Context: an optimization exercise on an open-source flow, tuned for a short achievable clock period and few clock cycles. The choices shown serve that exercise and are no tape-out recipe.
Only simulation tests tie the RTL to the original design; equivalence was not proved.
Power figures rest on the tool's default switching activity, not on a simulated workload.

==> flow/design.v <==
`timescale 10 ns / 1 ns
module alu(
    input  [32 - 1:0]  A,
    input  [32 - 1:0]  B,
    input  [              2:0]  ALUop,
    output                      Overflow,
    output                      CarryOut,
    output                      Zero,
    output [32 - 1:0]  Result
);
    wire [32:0] extendedA;
    wire [32:0] extendedB;
    assign extendedA = {1'b0, A};
    assign extendedB = {1'b0, B};
    wire [32 - 1:0] AandB;
    wire [32 - 1:0] AorB;
    wire [32 - 1:0] AxorB;
    wire [32 - 1:0] AnorB;
    wire [32 - 1:0] AsltB;
    wire [32 - 1:0] AsltuB;
    assign AandB = A & B;
    assign AorB = A | B;
    assign AxorB = A ^ B;
    assign AnorB = ~AorB;
    wire [32:0] extendedBForAdder;
    wire [32 - 1:0] adderResult;
    wire Binvert = (ALUop == 3'b110 || ALUop == 3'b111 || ALUop == 3'b011);
    assign extendedBForAdder = Binvert ? ~extendedB : extendedB; 
    assign {CarryOut, adderResult} = extendedA + extendedBForAdder + Binvert;
    assign Overflow = !(extendedA[32 - 1] ^ extendedBForAdder[32 - 1]) && (extendedA[32 - 1] ^ adderResult[32 - 1]);
    wire isDifferentSign;
    assign isDifferentSign = A[32 - 1] ^ B[32 - 1];
    assign AsltB = isDifferentSign ? 
                    {32{A[32 - 1] == 1'b1 && B[32 - 1] == 1'b0}} & 32'b1
                  | {32{A[32 - 1] == 1'b0 && B[32 - 1] == 1'b1}} & 32'b0
                 :  {32{adderResult[32 - 1] == 1'b1}} & 32'b1
                  | {32{adderResult[32 - 1] == 1'b0}} & 32'b0;
    assign AsltuB = (CarryOut == 1'b0) ? 32'b0 : 32'b1;
    wire isAnd, isOr, isAddOrSub, isCmp, isXor, isNor, isSltu;
    assign isAnd = ALUop == 3'b000;
    assign isOr = ALUop == 3'b001;
    assign isAddOrSub = (ALUop == 3'b010) || (ALUop == 3'b110);
    assign isCmp = ALUop == 3'b111;
    assign isXor = ALUop == 3'b100;
    assign isNor = ALUop == 3'b101;
    assign isSltu = ALUop == 3'b011;
    assign Result = {32{isAnd}} & AandB
                  | {32{isOr}} & AorB
                  | {32{isAddOrSub}} & adderResult
                  | {32{isCmp}} & AsltB
                  | {32{isXor}} & AxorB
                  | {32{isNor}} & AnorB
                  | {32{isSltu}} & AsltuB;
    assign Zero = (Result == 32'b0);
endmodule
`timescale 10 ns / 1 ns
module shifter (
    input  [32 - 1:0] A,
    input  [              4:0] B,
    input  [              1:0] Shiftop,
    output [32 - 1:0] Result
);
    wire isLeft = Shiftop == 2'b00;
    wire isLogicRight = Shiftop == 2'b10;
    wire isArithRight = Shiftop == 2'b11;
    wire [31:0] AleftB = A << B;
    wire [31:0] AlogicRightB = A >> B;
    wire [31:0] AarithRightB = ({{31{A[31]}}, 1'b0} << (~B[4:0])) | (A >> B[4:0]);
    assign Result = {32{isLeft}} & AleftB
                  | {32{isLogicRight}} & AlogicRightB
                  | {32{isArithRight}} & AarithRightB;
endmodule
`timescale 10 ns / 1 ns
module reg_file(
    input                       clk,
    input  [5 - 1:0]  waddr,
    input  [5 - 1:0]  raddr1,
    input  [5 - 1:0]  raddr2,
    input                       wen,
    input  [32 - 1:0]  wdata,
    output [32 - 1:0]  rdata1,
    output [32 - 1:0]  rdata2
);
    reg [32 - 1:0] mem[32 - 1:0];
    always @(posedge clk) begin
        if (wen == 1'b1 && waddr != 5'b0) begin
            mem[waddr] <= wdata;
        end
    end
    assign rdata1 = (raddr1 == 5'b0) ? 5'b0 : mem[raddr1];
    assign rdata2 = (raddr2 == 5'b0) ? 5'b0 : mem[raddr2];
endmodule
`timescale 10ns / 1ns
module custom_cpu(
    input         clk,
    input         rst,
    output [31:0] PC,
    output        Inst_Req_Valid,
    input         Inst_Req_Ready,
    input  [31:0] Instruction,
    input         Inst_Valid,
    output        Inst_Ready,
    output [31:0] Address,
    output        MemWrite,
    output [31:0] Write_data,
    output [ 3:0] Write_strb,
    output        MemRead,
    input         Mem_Req_Ready,
    input  [31:0] Read_data,
    input         Read_data_Valid,
    output        Read_data_Ready,
    input         intr,
    output [31:0] cpu_perf_cnt_0,
    output [69:0] inst_retire
);
    reg [31:0] IR;
    reg [8:0] current_state;
    reg [8:0] next_state;
    reg [31:0] rdata1_Reg;
    reg [31:0] rdata2_Reg;
    reg [31:0] calcResult_Reg;
    reg [31:0] nextInstrAddr_Reg;
    reg [31:0] MDR;
    reg [31:0] PC_Reg;
    reg [31:0] cycle_cnt;
    wire [31:0] ALU_Result;
    wire Overflow, CarryOut, Zero;
    wire [31:0] originalAddr;
    wire RF_wen;
    wire [4:0] RF_waddr;
    wire [31:0] RF_wdata;
    localparam INIT          = 9'b000000001,
               INSTR_FETCH   = 9'b000000010,
               INSTR_WAIT	 = 9'b000000100,
               INSTR_DECODE  = 9'b000001000,
               EXECUTE       = 9'b000010000,
               MEM_READ      = 9'b000100000,
               MEM_READ_WAIT = 9'b001000000,
               MEM_WRITE	 = 9'b010000000,
               WRITE_BACK    = 9'b100000000;
    wire isNowINIT          = current_state == INIT;
    wire isNowINSTR_FETCH   = current_state == INSTR_FETCH;
    wire isNowINSTR_WAIT    = current_state == INSTR_WAIT;
    wire isNowINSTR_DECODE  = current_state == INSTR_DECODE;
    wire isNowEXUCUTE       = current_state == EXECUTE;
    wire isNowMEM_READ      = current_state == MEM_READ;
    wire isNowMEM_READ_WAIT = current_state == MEM_READ_WAIT;
    wire isNowMEM_WRITE     = current_state == MEM_WRITE;
    wire isNowWRITE_BACK    = current_state == WRITE_BACK;
    assign inst_retire = {RF_wen, RF_waddr, RF_wdata, PC};
    wire [6:0] opcode = IR[6:0];
    wire [2:0] funct3 = IR[14:12];
    wire [6:0] funct7 = IR[31:25];
    localparam AND  = 3'b000,
               OR   = 3'b001,
               ADD  = 3'b010,
               SLTU = 3'b011,
               XOR  = 3'b100,
               NOR  = 3'b101,
               SUB  = 3'b110,
               SLT  = 3'b111;
    wire isRType = opcode == 7'b0110011;
    wire isRTypeShift = ((funct3 == 3'b001) | (funct3 == 3'b101)) & isRType;
    wire isRTypeCalc = ~isRTypeShift & isRType;
    wire [4:0] rs1 = IR[19:15];
    wire [4:0] rs2 = IR[24:20];
    wire [4:0] rd = IR[11:7];
    wire isADD  = isRTypeCalc & (funct3 == 3'b000) & ~funct7[5];
    wire isSUB  = isRTypeCalc & (funct3 == 3'b000) & funct7[5];
    wire isSLT  = isRTypeCalc & (funct3 == 3'b010);
    wire isSLTU = isRTypeCalc & (funct3 == 3'b011);
    wire isXOR  = isRTypeCalc & (funct3 == 3'b100);
    wire isOR   = isRTypeCalc & (funct3 == 3'b110);
    wire isAND  = isRTypeCalc & (funct3 == 3'b111);	
    wire [2:0] RTypeALUop = {3{isADD}}  & ADD
                          | {3{isSUB}}  & SUB
                          | {3{isSLT}}  & SLT
                          | {3{isSLTU}} & SLTU
                          | {3{isAND}}  & AND
                          | {3{isOR}}   & OR
                          | {3{isXOR}}  & XOR;
    wire isSLL = isRTypeShift & (funct3 == 3'b001);
    wire isSRL = isRTypeShift & (funct3 == 3'b101) & ~funct7[5];
    wire isSRA = isRTypeShift & (funct3 == 3'b101) & funct7[5];
    wire isIType = opcode == 7'b0010011;
    wire isITypeShift = ((funct3 == 3'b001) | (funct3 == 3'b101)) & isIType;
    wire isITypeCalc = ~isITypeShift & isIType;
    wire [11:0] ITypeImm = IR[31:20];
    wire [31:0] ITypeExtImm = {{20{ITypeImm[11]}}, ITypeImm};
    wire [4:0] shamt = IR[24:20];
    wire isADDI  = isITypeCalc & (funct3 == 3'b000);
    wire isSLTI  = isITypeCalc & (funct3 == 3'b010);
    wire isSLTUI = isITypeCalc & (funct3 == 3'b011);
    wire isXORI  = isITypeCalc & (funct3 == 3'b100);
    wire isORI   = isITypeCalc & (funct3 == 3'b110);
    wire isANDI  = isITypeCalc & (funct3 == 3'b111);
    wire [2:0] ITypeCalcALUop = {3{isADDI}} & ADD
                              | {3{isSLTI}} & SLT
                                | {3{isSLTUI}} & SLTU
                                | {3{isANDI}} & AND
                                | {3{isORI}} & OR
                                | {3{isXORI}} & XOR;
    wire isSLLI = isITypeShift & (funct3 == 3'b001);
    wire isSRLI = isITypeShift & (funct3 == 3'b101) & ~funct7[5];
    wire isSRAI = isITypeShift & (funct3 == 3'b101) & funct7[5];
    wire [1:0] byteDecide = originalAddr[1:0];
    wire isITypeLoad = opcode == 7'b0000011;
    wire [2:0] ITypeLoadALUop = ADD;
    wire isLB  = isITypeLoad & (funct3 == 3'b000);
    wire isLH  = isITypeLoad & (funct3 == 3'b001);
    wire isLW  = isITypeLoad & (funct3 == 3'b010);
    wire isLBU = isITypeLoad & (funct3 == 3'b100);
    wire isLHU = isITypeLoad & (funct3 == 3'b101);
    wire [31:0] LBData  = {32{byteDecide == 2'b00}} & {{24{MDR[7]}}, MDR[7:0]}
                        | {32{byteDecide == 2'b01}} & {{24{MDR[15]}}, MDR[15:8]}
                        | {32{byteDecide == 2'b10}} & {{24{MDR[23]}}, MDR[23:16]}
                        | {32{byteDecide == 2'b11}} & {{24{MDR[31]}}, MDR[31:24]};
    wire [31:0] LHData  = byteDecide[1] == 1'b0 ? {{16{MDR[15]}}, MDR[15:0]}
                        : {{16{MDR[31]}}, MDR[31:16]};
    wire [31:0] LBUData = {32{byteDecide == 2'b00}} & {24'b0, MDR[7:0]}
                        | {32{byteDecide == 2'b01}} & {24'b0, MDR[15:8]}
                        | {32{byteDecide == 2'b10}} & {24'b0, MDR[23:16]}
                        | {32{byteDecide == 2'b11}} & {24'b0, MDR[31:24]};
    wire [31:0] LHUData = byteDecide[1] == 1'b0 ? {16'b0, MDR[15:0]}
                        : {16'b0, MDR[31:16]};
    wire [31:0] LWData  = MDR;
    wire [31:0] LoadData = {32{isLB}}  & LBData
                         | {32{isLH}}  & LHData
                         | {32{isLBU}} & LBUData
                         | {32{isLHU}} & LHUData
                         | {32{isLW}}  & LWData;
    wire isSType = opcode == 7'b0100011;
    wire [2:0] STypeALUop = ADD;
    wire isSB = isSType & (funct3 == 3'b000);
    wire isSH = isSType & (funct3 == 3'b001);
    wire isSW = isSType & (funct3 == 3'b010);
    wire [11:0] STypeImm = {IR[31:25], IR[11:7]};
    wire [31:0] STypeExtImm = {{20{STypeImm[11]}}, STypeImm};
    wire [3:0] SB_strb = {4{byteDecide == 2'b00}} & 4'b0001
                       | {4{byteDecide == 2'b01}} & 4'b0010
                       | {4{byteDecide == 2'b10}} & 4'b0100
                       | {4{byteDecide == 2'b11}} & 4'b1000;
    wire [3:0] SH_strb = {4{byteDecide == 2'b00}} & 4'b0011
                       | {4{byteDecide == 2'b10}} & 4'b1100;
    wire [3:0] SW_strb = 4'b1111;
    wire [31:0] SBData = {32{byteDecide == 2'b00}} & {24'b0, rdata2_Reg[7:0]}
                       | {32{byteDecide == 2'b01}} & {16'b0, rdata2_Reg[7:0], 8'b0}
                       | {32{byteDecide == 2'b10}} & {8'b0, rdata2_Reg[7:0], 16'b0}
                       | {32{byteDecide == 2'b11}} & {rdata2_Reg[7:0], 24'b0};
    wire [31:0] SHData = {32{byteDecide == 2'b00}} & {16'b0, rdata2_Reg[15:0]}
                       | {32{byteDecide == 2'b10}} & {rdata2_Reg[15:0], 16'b0};
    wire [31:0] SWData = rdata2_Reg;
    wire isBType = opcode == 7'b1100011;
    wire isBEQ  = isBType & (funct3 == 3'b000);
    wire isBNE  = isBType & (funct3 == 3'b001);
    wire isBLT  = isBType & (funct3 == 3'b100);
    wire isBGE  = isBType & (funct3 == 3'b101);
    wire isBLTU = isBType & (funct3 == 3'b110);
    wire isBGEU = isBType & (funct3 == 3'b111);
    wire [12:0] BTypeImm = {IR[31], IR[7], IR[30:25], IR[11:8], 1'b0};
    wire [31:0] BTypeExtImm = {{19{BTypeImm[12]}}, BTypeImm};
    wire [2:0] BTypeALUop = {3{isBEQ  | isBNE }} & SUB
                          | {3{isBLT  | isBGE }} & SLT
                          | {3{isBLTU | isBGEU}} & SLTU;
    wire willBranch = (Zero & isBEQ) | (~Zero & isBNE)
                    | (ALU_Result == 32'b1 & (isBLT | isBLTU))
                    | (ALU_Result == 32'b0 & (isBGE | isBGEU));
    wire isLUI   = opcode == 7'b0110111;
    wire isAUIPC = opcode == 7'b0010111;
    wire isUType = isLUI | isAUIPC;
    wire [2:0] AUIPC_ALUop = ADD;
    wire [31:0] UTypeImm = {IR[31:12], 12'b0};
    wire isJAL  = opcode == 7'b1101111;
    wire isJALR = opcode == 7'b1100111;
    wire isJType = isJAL | isJALR;
    wire [2:0] JTypeALUop = ADD;
    wire [20:0] JALImm = {IR[31], IR[19:12], IR[20], IR[30:21], 1'b0};
    wire [31:0] JALExtImm = {{12{JALImm[19]}}, JALImm}; 
    wire [31:0] JALRExtImm = ITypeExtImm;
    wire backToINSTR_FETCH = (isNowEXUCUTE & isBType)
                           | (isNowMEM_WRITE & Mem_Req_Ready)
                           | isNowWRITE_BACK;
    wire [4:0]		RF_raddr1;
    wire [4:0]		RF_raddr2;
    wire [31:0]		RF_rdata1;
    wire [31:0]		RF_rdata2;
    assign RF_raddr1 = rs1;
    assign RF_raddr2 = rs2;
    assign RF_wen   = isNowWRITE_BACK;
    assign RF_waddr = rd;
    assign RF_wdata = {32{isRType | isIType | isAUIPC}} & calcResult_Reg
                    | {32{isJType}} & nextInstrAddr_Reg
                    | {32{isLUI}} & UTypeImm
                    | {32{isITypeLoad}} & LoadData;
    reg_file cpu_reg_file(
        .clk(clk),
        .waddr(RF_waddr),
        .raddr1(RF_raddr1),
        .raddr2(RF_raddr2),
        .wen(RF_wen),
        .wdata(RF_wdata),
        .rdata1(RF_rdata1),
        .rdata2(RF_rdata2)
    );
    reg Zero_Reg;
    wire [31:0] ALU_A;
    wire [31:0] ALU_B;
    wire [2:0] LogicALUop;
    wire [2:0] ALUop;
    assign ALU_A = {32{isNowINIT | isNowINSTR_FETCH | isNowINSTR_WAIT | isNowINSTR_DECODE}} & PC_Reg
                  | {32{isNowEXUCUTE}} & rdata1_Reg;
    assign ALU_B = {32{isNowINIT | isNowINSTR_FETCH | isNowINSTR_WAIT}} & 32'h4
                 | {32{isNowINSTR_DECODE & isBType}} & BTypeExtImm
                 | {32{isNowINSTR_DECODE & isJAL}} & JALExtImm
                 | {32{isNowINSTR_DECODE & isAUIPC}} & UTypeImm
                 | {32{isNowEXUCUTE & (isRTypeCalc | isBType)}} & rdata2_Reg
                 | {32{isNowEXUCUTE & (isITypeCalc | isITypeLoad)}} & ITypeExtImm
                 | {32{isNowEXUCUTE & isJALR}} & JALRExtImm
                 | {32{isNowEXUCUTE & isSType}} & STypeExtImm;
    assign LogicALUop = {3{isRTypeCalc}} & RTypeALUop
                      | {3{isITypeCalc}} & ITypeCalcALUop
                      | {3{isITypeLoad}} & ITypeLoadALUop
                      | {3{isSType}} & STypeALUop
                      | {3{isBType}} & BTypeALUop
                      | {3{isJType}} & JTypeALUop
                      | {3{isAUIPC}} & AUIPC_ALUop;
    assign ALUop = {3{isNowINIT | isNowINSTR_FETCH | isNowINSTR_WAIT | isNowINSTR_DECODE}} & ADD
                 | {3{isNowEXUCUTE}} & LogicALUop;
    alu cpu_alu(
        .A(ALU_A),
        .B(ALU_B),
        .ALUop(ALUop),
        .Overflow(Overflow),
        .CarryOut(CarryOut),
        .Zero(Zero),
        .Result(ALU_Result)
    );
    wire [31:0] shifterA = rdata1_Reg;
    wire [4:0]  shifterB = {5{isRTypeShift}} & rdata2_Reg[4:0]
                         | {5{isITypeShift}} & shamt;
    wire [1:0] Shiftop = {2{isSLL | isSLLI}} & 2'b00
                         | {2{isSRL | isSRLI}} & 2'b10
                         | {2{isSRA | isSRAI}} & 2'b11;
    wire [31:0] ShiftResult;
    shifter cpu_shifter(
        .A(shifterA),
        .B(shifterB),
        .Shiftop(Shiftop),
        .Result(ShiftResult)
    );
    assign originalAddr = calcResult_Reg;
    assign Address = {originalAddr[31:1], 1'b0};
    assign MemRead = isITypeLoad & isNowMEM_READ;
    assign MemWrite = isSType & isNowMEM_WRITE;
    assign Write_strb = {4{isSB}} & SB_strb
                      | {4{isSH}} & SH_strb
                      | {4{isSW}} & SW_strb;
    assign Write_data = {32{isSB}} & SBData
                      | {32{isSH}} & SHData
                      | {32{isSW}} & SWData;
    assign PC = PC_Reg;
    wire [31:0] nextPCAddr = {32{isNowEXUCUTE & (willBranch | isJAL)}} & calcResult_Reg
                           | {32{isNowEXUCUTE & isJALR}} & ALU_Result
                           | {32{isNowEXUCUTE & ~willBranch & ~isJType}} & nextInstrAddr_Reg;
    always @(posedge clk) begin
        if (rst) current_state <= INIT;
        else current_state <= next_state;
    end
    always @(*) begin
        case(current_state)
            INIT: next_state = INSTR_FETCH;
            INSTR_FETCH: begin
                if (Inst_Req_Ready) next_state = INSTR_WAIT;
                else next_state = INSTR_FETCH;
            end
            INSTR_WAIT: begin
                if (Inst_Valid) next_state = INSTR_DECODE;
                else next_state = INSTR_WAIT;
            end
            INSTR_DECODE: next_state = EXECUTE;
            EXECUTE: begin
                if (isBType) next_state = INSTR_FETCH;
                else if (isRType | isITypeCalc | isITypeShift | isUType | isJType) begin
                    next_state = WRITE_BACK;
                end
                else if (isITypeLoad) next_state = MEM_READ;
                else if (isSType) next_state = MEM_WRITE;
                else next_state = EXECUTE;
            end
            MEM_READ: begin
                if (Mem_Req_Ready) next_state = MEM_READ_WAIT;
                else next_state = MEM_READ;
            end
            MEM_READ_WAIT: begin
                if (Read_data_Valid) next_state = WRITE_BACK;
                else next_state = MEM_READ_WAIT;
            end
            MEM_WRITE: begin
                if (Mem_Req_Ready) next_state = INSTR_FETCH;
                else next_state = MEM_WRITE;
            end
            WRITE_BACK: next_state = INSTR_FETCH;
            default: next_state = INIT;
        endcase
    end
    always @(posedge clk) begin
        if (rst) IR <= 32'b0;
        else if (isNowINSTR_WAIT & Inst_Valid) begin
            IR <= Instruction;
        end
    end
    always @(posedge clk) begin
        if (rst) PC_Reg <= 32'b0;
        else if (isNowEXUCUTE) PC_Reg <= nextPCAddr;
    end
    always @(posedge clk) begin
        if (isNowINIT | isNowINSTR_FETCH | isNowINSTR_WAIT | isNowINSTR_DECODE
            | (isNowEXUCUTE & ~isRTypeShift & ~isITypeShift & ~isAUIPC)) begin
                calcResult_Reg <= ALU_Result;
                Zero_Reg <= Zero;
            end
        else if (isNowEXUCUTE & (isRTypeShift | isITypeShift)) begin
            calcResult_Reg <= ShiftResult;
            Zero_Reg <= Zero;
        end
    end
    always @(posedge clk) begin
        if (isNowINIT | isNowINSTR_FETCH | isNowINSTR_WAIT) begin
            nextInstrAddr_Reg <= ALU_Result;			
        end
    end
    always @(posedge clk) begin
        if (isNowINSTR_DECODE) begin
            rdata1_Reg <= RF_rdata1;
            rdata2_Reg <= RF_rdata2;
        end
    end
    always @(posedge clk) begin
        if (isNowMEM_READ_WAIT & Read_data_Valid) MDR <= Read_data;
    end
    reg Inst_Req_Valid_Reg;
    reg Inst_Ready_Reg;
    reg Read_data_Ready_Reg;
    assign Inst_Req_Valid = Inst_Req_Valid_Reg;
    assign Inst_Ready = Inst_Ready_Reg;
    assign Read_data_Ready = Read_data_Ready_Reg;
    always @(posedge clk) begin
        if (rst) Inst_Req_Valid_Reg <= 1'b0;
        else if (isNowINIT | backToINSTR_FETCH | (isNowINSTR_FETCH & ~Inst_Req_Ready)) begin
            Inst_Req_Valid_Reg <= 1'b1;
        end
        else Inst_Req_Valid_Reg <= 1'b0;
    end
    always @(posedge clk) begin
        if (rst) Inst_Ready_Reg <= 1'b1;
        else if ((isNowINSTR_FETCH & Inst_Req_Ready) | (isNowINSTR_WAIT & ~Inst_Valid)) begin
            Inst_Ready_Reg <= 1'b1;
        end
        else Inst_Ready_Reg <= 1'b0;
    end
    always @(posedge clk) begin
        if (rst) Read_data_Ready_Reg <= 1'b1;
        else if ((isNowMEM_READ & Mem_Req_Ready) | (isNowMEM_READ_WAIT & ~Read_data_Valid)) begin
            Read_data_Ready_Reg <= 1'b1;
        end
        else Read_data_Ready_Reg <= 1'b0;
    end
    assign cpu_perf_cnt_0 = cycle_cnt;
    always @(posedge clk) begin
        if (rst == 1'b1) cycle_cnt <= 32'b0;
        else cycle_cnt <= cycle_cnt + 32'b1;
    end
endmodule
==> flow/run.sh <==
#!/bin/bash
# synth_recipe.tcl (not shown) runs the flow's synth.tcl, then flattens the netlist and writes it again
# the make line also repeats each setting of config.mk as NAME=value (left out here)
make -C /OpenROAD-flow-scripts/flow DESIGN_CONFIG=/design/flow/config.mk WORK_HOME=/design/flow/orfs CLKGATE_MAP_FILE= SYNTH_SCRIPT=/design/flow/synth_recipe.tcl finish
==> flow/config.mk <==
export PLATFORM = sky130hd
export DESIGN_NAME = custom_cpu
export DESIGN_NICKNAME = custom_cpu
export VERILOG_FILES = /design/flow/design.v
export SDC_FILE = /design/flow/constraint.sdc
export NUM_CORES = 4
export LEC_CHECK = 0
export CAP_MARGIN = 20
export CORE_MARGIN = 2
export CORE_UTILIZATION = 40
export SLEW_MARGIN = 20
==> flow/constraint.sdc <==
create_clock -name core_clock -period 10.0 [get_ports {clk}]
set_input_delay 2.0000 -clock core_clock [delete_from_list [all_inputs] [get_ports {clk}]]
set_output_delay 2.0000 -clock core_clock [all_outputs]
set_load 0.01 [all_outputs]
### Sequential cells colored by netlist name

Scale: 1.5 px per micron. Other sequential cells in the stronger gray, the rest of the logic in the fainter gray.
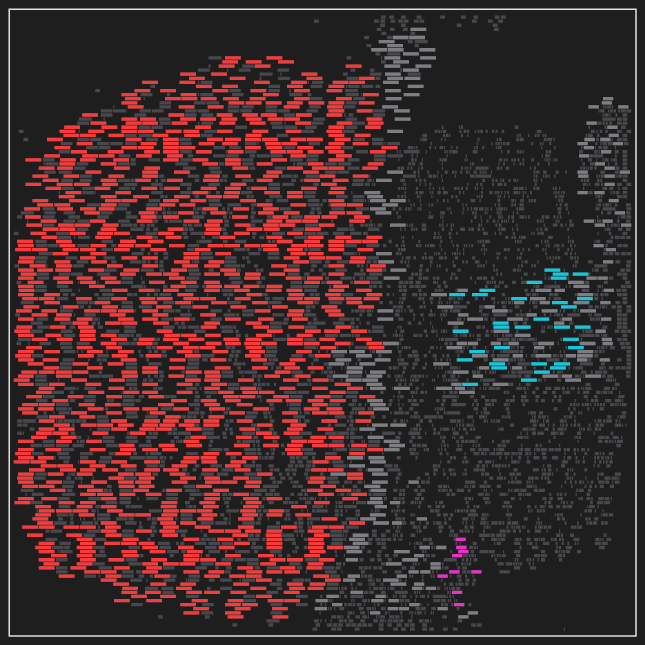
color	signal	flops
red	cpu_reg_file.mem	1024
cyan	calcResult_Reg	32
magenta	current_state	9
not colored	227
Util after Layout: 46.1%
sequential cell area: 37800 sq um
share of the final layout cell area in sequential cells: 48.4%

### M3 wires

Scale: 2 px per micron.
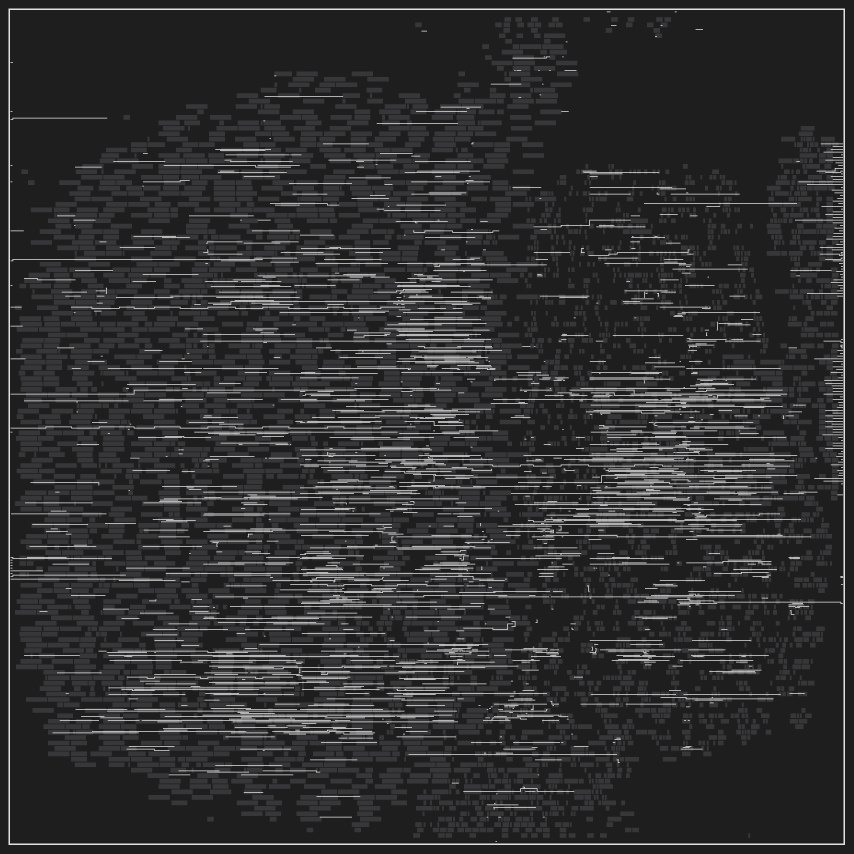
longest straight run	162 microns
nets with wire on the layer	712
share of all routed wire	9.4%
wire length on this layer	24.1 mm
count of vias placed by the detailed router: 47.8k
global routing met3 resource utilization: 5.93%
Detailed Route WL: 256000 microns

==> results.txt <==
Die:
- The placeable core region is 169000 sq um.
- Pin placement for this block handled ~280 I/O pins.
- Measured along the y axis, the die boundary spans between 400 and 500 microns.
- The floorplan step defined a die boundary enclosing 174000 sq um.
- The initial utilization of the core area, before any placement, comes to approximately 40%.
- Measured along the x axis, the die boundary spans ~420 microns.
- In this run the core area contains between 150 and 200 standard-cell rows.

Synthesis:
- The mean post-synth cell area is roughly 14 sq um.
- In the synthesized netlist the async set-or-reset flop fraction comes to 0%.
- Synthesis inferred around 1.3k register bits.
- The count of distinct cell types in the synthesized netlist is 92.
- The sequential-to-total area share from yosys stat is between 50% and 60%.
- The synthesized design devotes to its leading area cell type between 50% and 60% of total area.
- In the synthesized netlist, the number of instances is around 4.9k.
- The number of synthesized flops with an enable pin is around 1.2k.
- The biggest area consumer among synthesized cells is sky130_fd_sc_hd__edfxtp_1.
- The synthesized netlist occupies a cell area of just under 70000 sq um.
- The most frequently used flop master after synthesis is sky130_fd_sc_hd__edfxtp_1.

Min path:
- The class of the tightest hold or removal check is flip-flop to flip-flop.

STA:
- The final count of pins violating max slew is 0.
- The worst-case headroom to the max-slew limit is between 10% and 20%.
- The count of endpoints failing hold in the final timing report is 0.
- The peak clock frequency supported by timing is between 0.1 and 0.15 GHz.
- The post-route clock period utilization is 90.9%.
- The time the final worst path needs with I/O delays and setup is just over 9 ns.
- Setup violations remaining at the end of the flow were counted as 0.
- The total negative slack for setup checks is 0 ns.
- The slew of the pin with the lowest slew margin is 1.22 ns.

GRT:
- The final global-route overflow total is 0.
- The number of antenna violations at the first check in global routing is 11.
- Entering global routing, the biggest net connects approximately 100 pins.
- The number of global-route vias before repair is 46.2k.

Power:
- Combinational cells account for roughly 9.7% of the total power.
- Per report_power, the sequential group accounts for around half of the total.
- The maximum vdd drop is 0.000180 V.
- The leakage component of the power is about 0.023 uW.
- The internal power of the cells totals approximately 9200 uW.
- The net switching power is roughly 3300 uW.
- The power per cell area is ~160 nW/um^2.
- The clock network is responsible for 39.8% of the overall power.

CTS:
- The maximum number of buffers from clock root to sink is 3.
- The TritonCTS clock tree is built.
- In this run, post-CTS hold repair placed 0 buffers.
- The buffer count from post-CTS setup fixing is 0.
- The source-to-sink clock delay at the later pin of the worst-skew pair is approximately 0.8 ns.
- The clock transition at the register clock pins on the worst setup and hold paths after CTS is 0.06 ns.
- The count of instances resized after the clock tree is built is 0.
- The cell chosen for the clock root is sky130_fd_sc_hd__clkbuf_16.
- In this run the number of H-tree levels came out at 4.

Detailed routing:
- The total iterations of the first detailed-routing run is 8.
- In this run the remaining antenna-violating nets after routing total 0.
- The initial DRC count is approximately 6.2k.
- After detailed routing, the number of remaining DRC violations is 0.
- The post-detailed-route via-to-cell ratio is 6.43.

Placement:
- The detailed placement HPWL is approximately 170000 microns.
- Routability-driven placement finished with a final weighted congestion of roughly 0.96.
- The placement-stage cell area is about 74000 sq um.

Setup path:
- At the worst endpoint, the arrival time is 9.75 ns.
- In this run the worst path has a maximum fanout of 20.
- The critical path endpoint category is a flip-flop.
- The required time of the worst setup path is 10.66 ns.
- On the critical path the largest part of the delay comes from simple AND/OR/NAND/NOR gates.
- The total buffers and inverters traversed by the critical path is 2.
- In this design, the stage delay of the slowest critical-path cell is 0.77 ns.
- STA classifies the critical path startpoint as a flip-flop.
- The worst setup path is of the flip-flop to flip-flop kind.
- Walking the worst path, the cells encountered are or4_4 -> or3_1 -> nor3_2 -> buf_4 -> a221oi_1 -> xnor2_1 -> ha_1 -> and4_1 -> or4b_1 -> nor4b_1 -> a221oi_1 -> a211oi_1 -> mux2i_1 -> o211ai_1 -> nand3b_1 -> nor4_1 -> nand4b_1 -> a2111oi_4 -> a2bb2oi_4 -> buf_4 -> nand2_1 -> a211oi_1.

Layout:
- The area added between synthesis and finish is 14.5%.
- The most common cell after layout, fill and taps aside is sky130_fd_sc_hd__edfxtp_1.
- The total number of nets in the final design is between 5k and 6k.
- The share of final-layout standard cells stronger than drive strength 1 is 20.1%.
- The library cells used most frequently in the layout, excluding fill and tap cells, are sky130_fd_sc_hd__edfxtp_1 (1184), sky130_fd_sc_hd__mux4_2 (491), sky130_fd_sc_hd__nor2_1 (370).

Flow run:
- The max capacitance violation total is 0.

Status:
- The run finished with no timing, DRC or antenna violations.
Testbench counts, summed over its fixed seeds: cycles 162,516.
### Clock nets

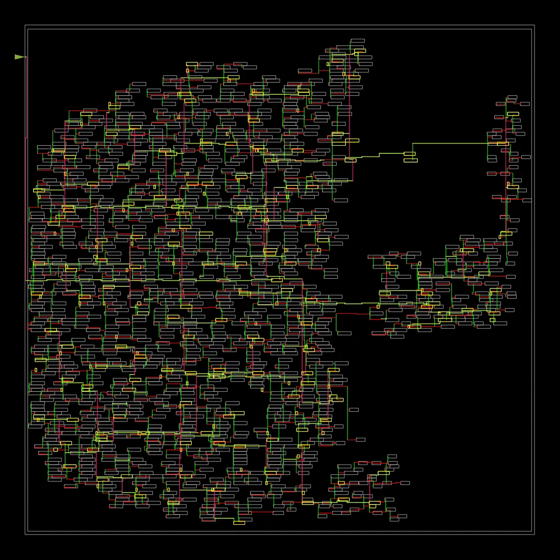
clock group power: 4960 uW
largest clock skew in the final design: 0.0640 ns
CTS Buf Count: 139
number of sinks handled by clock tree synthesis: 1292

### Routed metal, one color a layer

Scale: 2 px per micron.
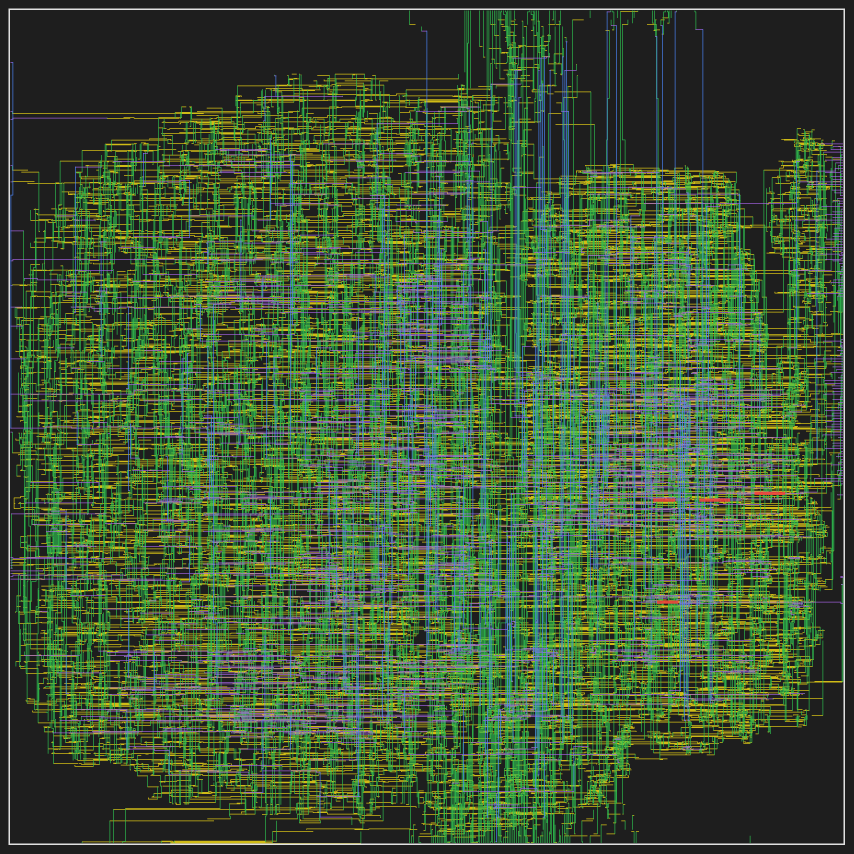
color	layer	wire length
blue	met4	15500 microns
purple	met3	24.1 mm
red	met5	46.0 microns
green	met2	119 mm
yellow	met1	97.3 mm
mean routed wirelength per cell: 34.5 microns
all-layer global routing usage: 29.0%

## layout make-up
cell class | instances | area [sq um]
clock inverters | 63 | 636
repair buffers | 434 | 4050
well taps | 2218 | 2780
clock buffers | 185 | 3690
diodes | 5 | 12.5
flip-flops and latches | 1292 | 37800
fillers | 15000 | 91200
multi-input cells | 3129 | 28700
inverters | 102 | 383
## power groups by stage
| stage | registers [uW] | logic [uW] | clock network [uW] |
|---|---|---|---|
| global placement | 6370 | 1170 | 0 |
| CTS | 6260 | 1180 | 5010 |
| finish | 6280 | 1210 | 4960 |
| floorplan | 6240 | 651 | 0 |
| global route | 6270 | 1260 | 5210 |
| detailed placement | 6370 | 1180 | 0 |
## layer usage
layer | part of all wire [%] | global-route usage [%] | vias up
li1 | - | - | 19900
met1 | 38 | 37.7 | 24600
met2 | 47 | 46.0 | 2692
met3 | 9.4 | 5.93 | 536
met4 | 6.1 | 15.3 | 8
met5 | 0.018 | 0 | -
## synth_stat cells, drive strengths merged (7+ instances only)
library cell / number
o221ai: 48
o31ai: 8
nor3: 78
o21a: 17
buf: 155
xnor2: 47
inv: 102
and3: 16
o211ai: 26
nand4: 23
nand2b: 50
dfxtp: 108
a211oi: 50
nand3b: 12
nor4: 11
mux4: 491
o22ai: 81
nor2b: 14
nand2: 343
o31a: 7
a221oi: 100
clkbuf: 280
a211o: 18
edfxtp: 1184
xor2: 33
mux2: 88
ha: 97
a222oi: 19
or2: 7
a21o: 12
nand3: 52
a21oi: 251
or3: 25
a22o: 85
o21ai: 206
and2: 21
mux2i: 217
a22oi: 18
nor2: 405
a31oi: 20
and4: 7
## cell families after synthesis
logic type,Yosys count,synth area share [%]
buffers and inverters,537,3.30
adders and majority gates,98,1.81
and+or+nand+nor,1096,7.39
AOI/OAI and AO/OA,1026,10.3
xor gates and xnor gates,80,1.03
other,1,0.00550
muxes,796,20.9
DFF,1292,55.3
## per-stage QoR
stage | total power (uW) | cells | hold slack, ns | utilization [%] | setup slack [ns]
2_1_floorplan | 6900 | 4958 | 0.462 | - | 2.61
3_3_place_gp | 7540 | 7169 | 0.442 | 43.5 | 1.16
4_1_cts | 12400 | 7418 | 0.486 | 46.1 | 1.06
5_1_grt | 12700 | 7423 | 0.523 | 46.1 | 0.356
6_report | 12500 | 7428 | 0.482 | 46.1 | 0.906
3_5_place_dp | 7540 | 7170 | 0.473 | 43.5 | 1.14
## registers in the layout, indices dropped and copies added (netlist names)
register,flops
cpu_reg_file.mem,1024
IR,32
MDR,32
PC_Reg,32
calcResult_Reg,32
cycle_cnt,32
nextInstrAddr_Reg,32
rdata1_Reg,32
rdata2_Reg,32
current_state,9
Inst_Ready_Reg,1
Inst_Req_Valid_Reg,1
Read_data_Ready_Reg,1
## worst register-to-register path, delay by kind of cell, from the launching register on
family,cells,cell delay [ns]
compound gates,7,2.48
xor+xnor,1,0.22
fa+ha+maj,1,0.44
buf+inv,2,0.78
flops,1,0.40
mux,1,0.24
simple gates,10,4.40
## path summary, 6_finish.rpt
| check | slack, ns | start | end | cells past startpoint |
|---|---|---|---|---|
| setup / recovery | 0.91 | current_state[2]$_SDFF_PP0_ | PC_Reg[21]$_SDFFE_PP0N_ | 22 |
| hold / removal | 0.48 | cycle_cnt[0]$_SDFF_PP0_ | cycle_cnt[0]$_SDFF_PP0_ | 1 |
| setup reg to reg | 0.91 | current_state[2]$_SDFF_PP0_ | PC_Reg[21]$_SDFFE_PP0N_ | 22 |
| hold reg to reg | 0.48 | cycle_cnt[0]$_SDFF_PP0_ | cycle_cnt[0]$_SDFF_PP0_ | 1 |

==> what the ideal ports hide <==
The flow's constraints put no driver on any port. The routed layout listed below was extracted and timed again, unchanged, in two steps.
Step 1, drivers: a clkbuf_16 drives clk and a buf_2 each remaining input, both assumed.
Step 2 times the ports against the registers' clock, not the clock port: input delays grow and output delays shrink by t, the midpoint of the rising clock arrivals with the driver on.
Three values: no drivers, after step 1, after step 2; two values: the first two.
shift t [ns]: 0.845
setup WS [ns]: 0.906 / 0.906 / 0.906
clock arrival spread, ns: 0.065 / 0.065
After both steps this run still meets setup and hold. The setup slack of this run moves by 0.000 ns with the drivers and by 0.000 ns with both steps.
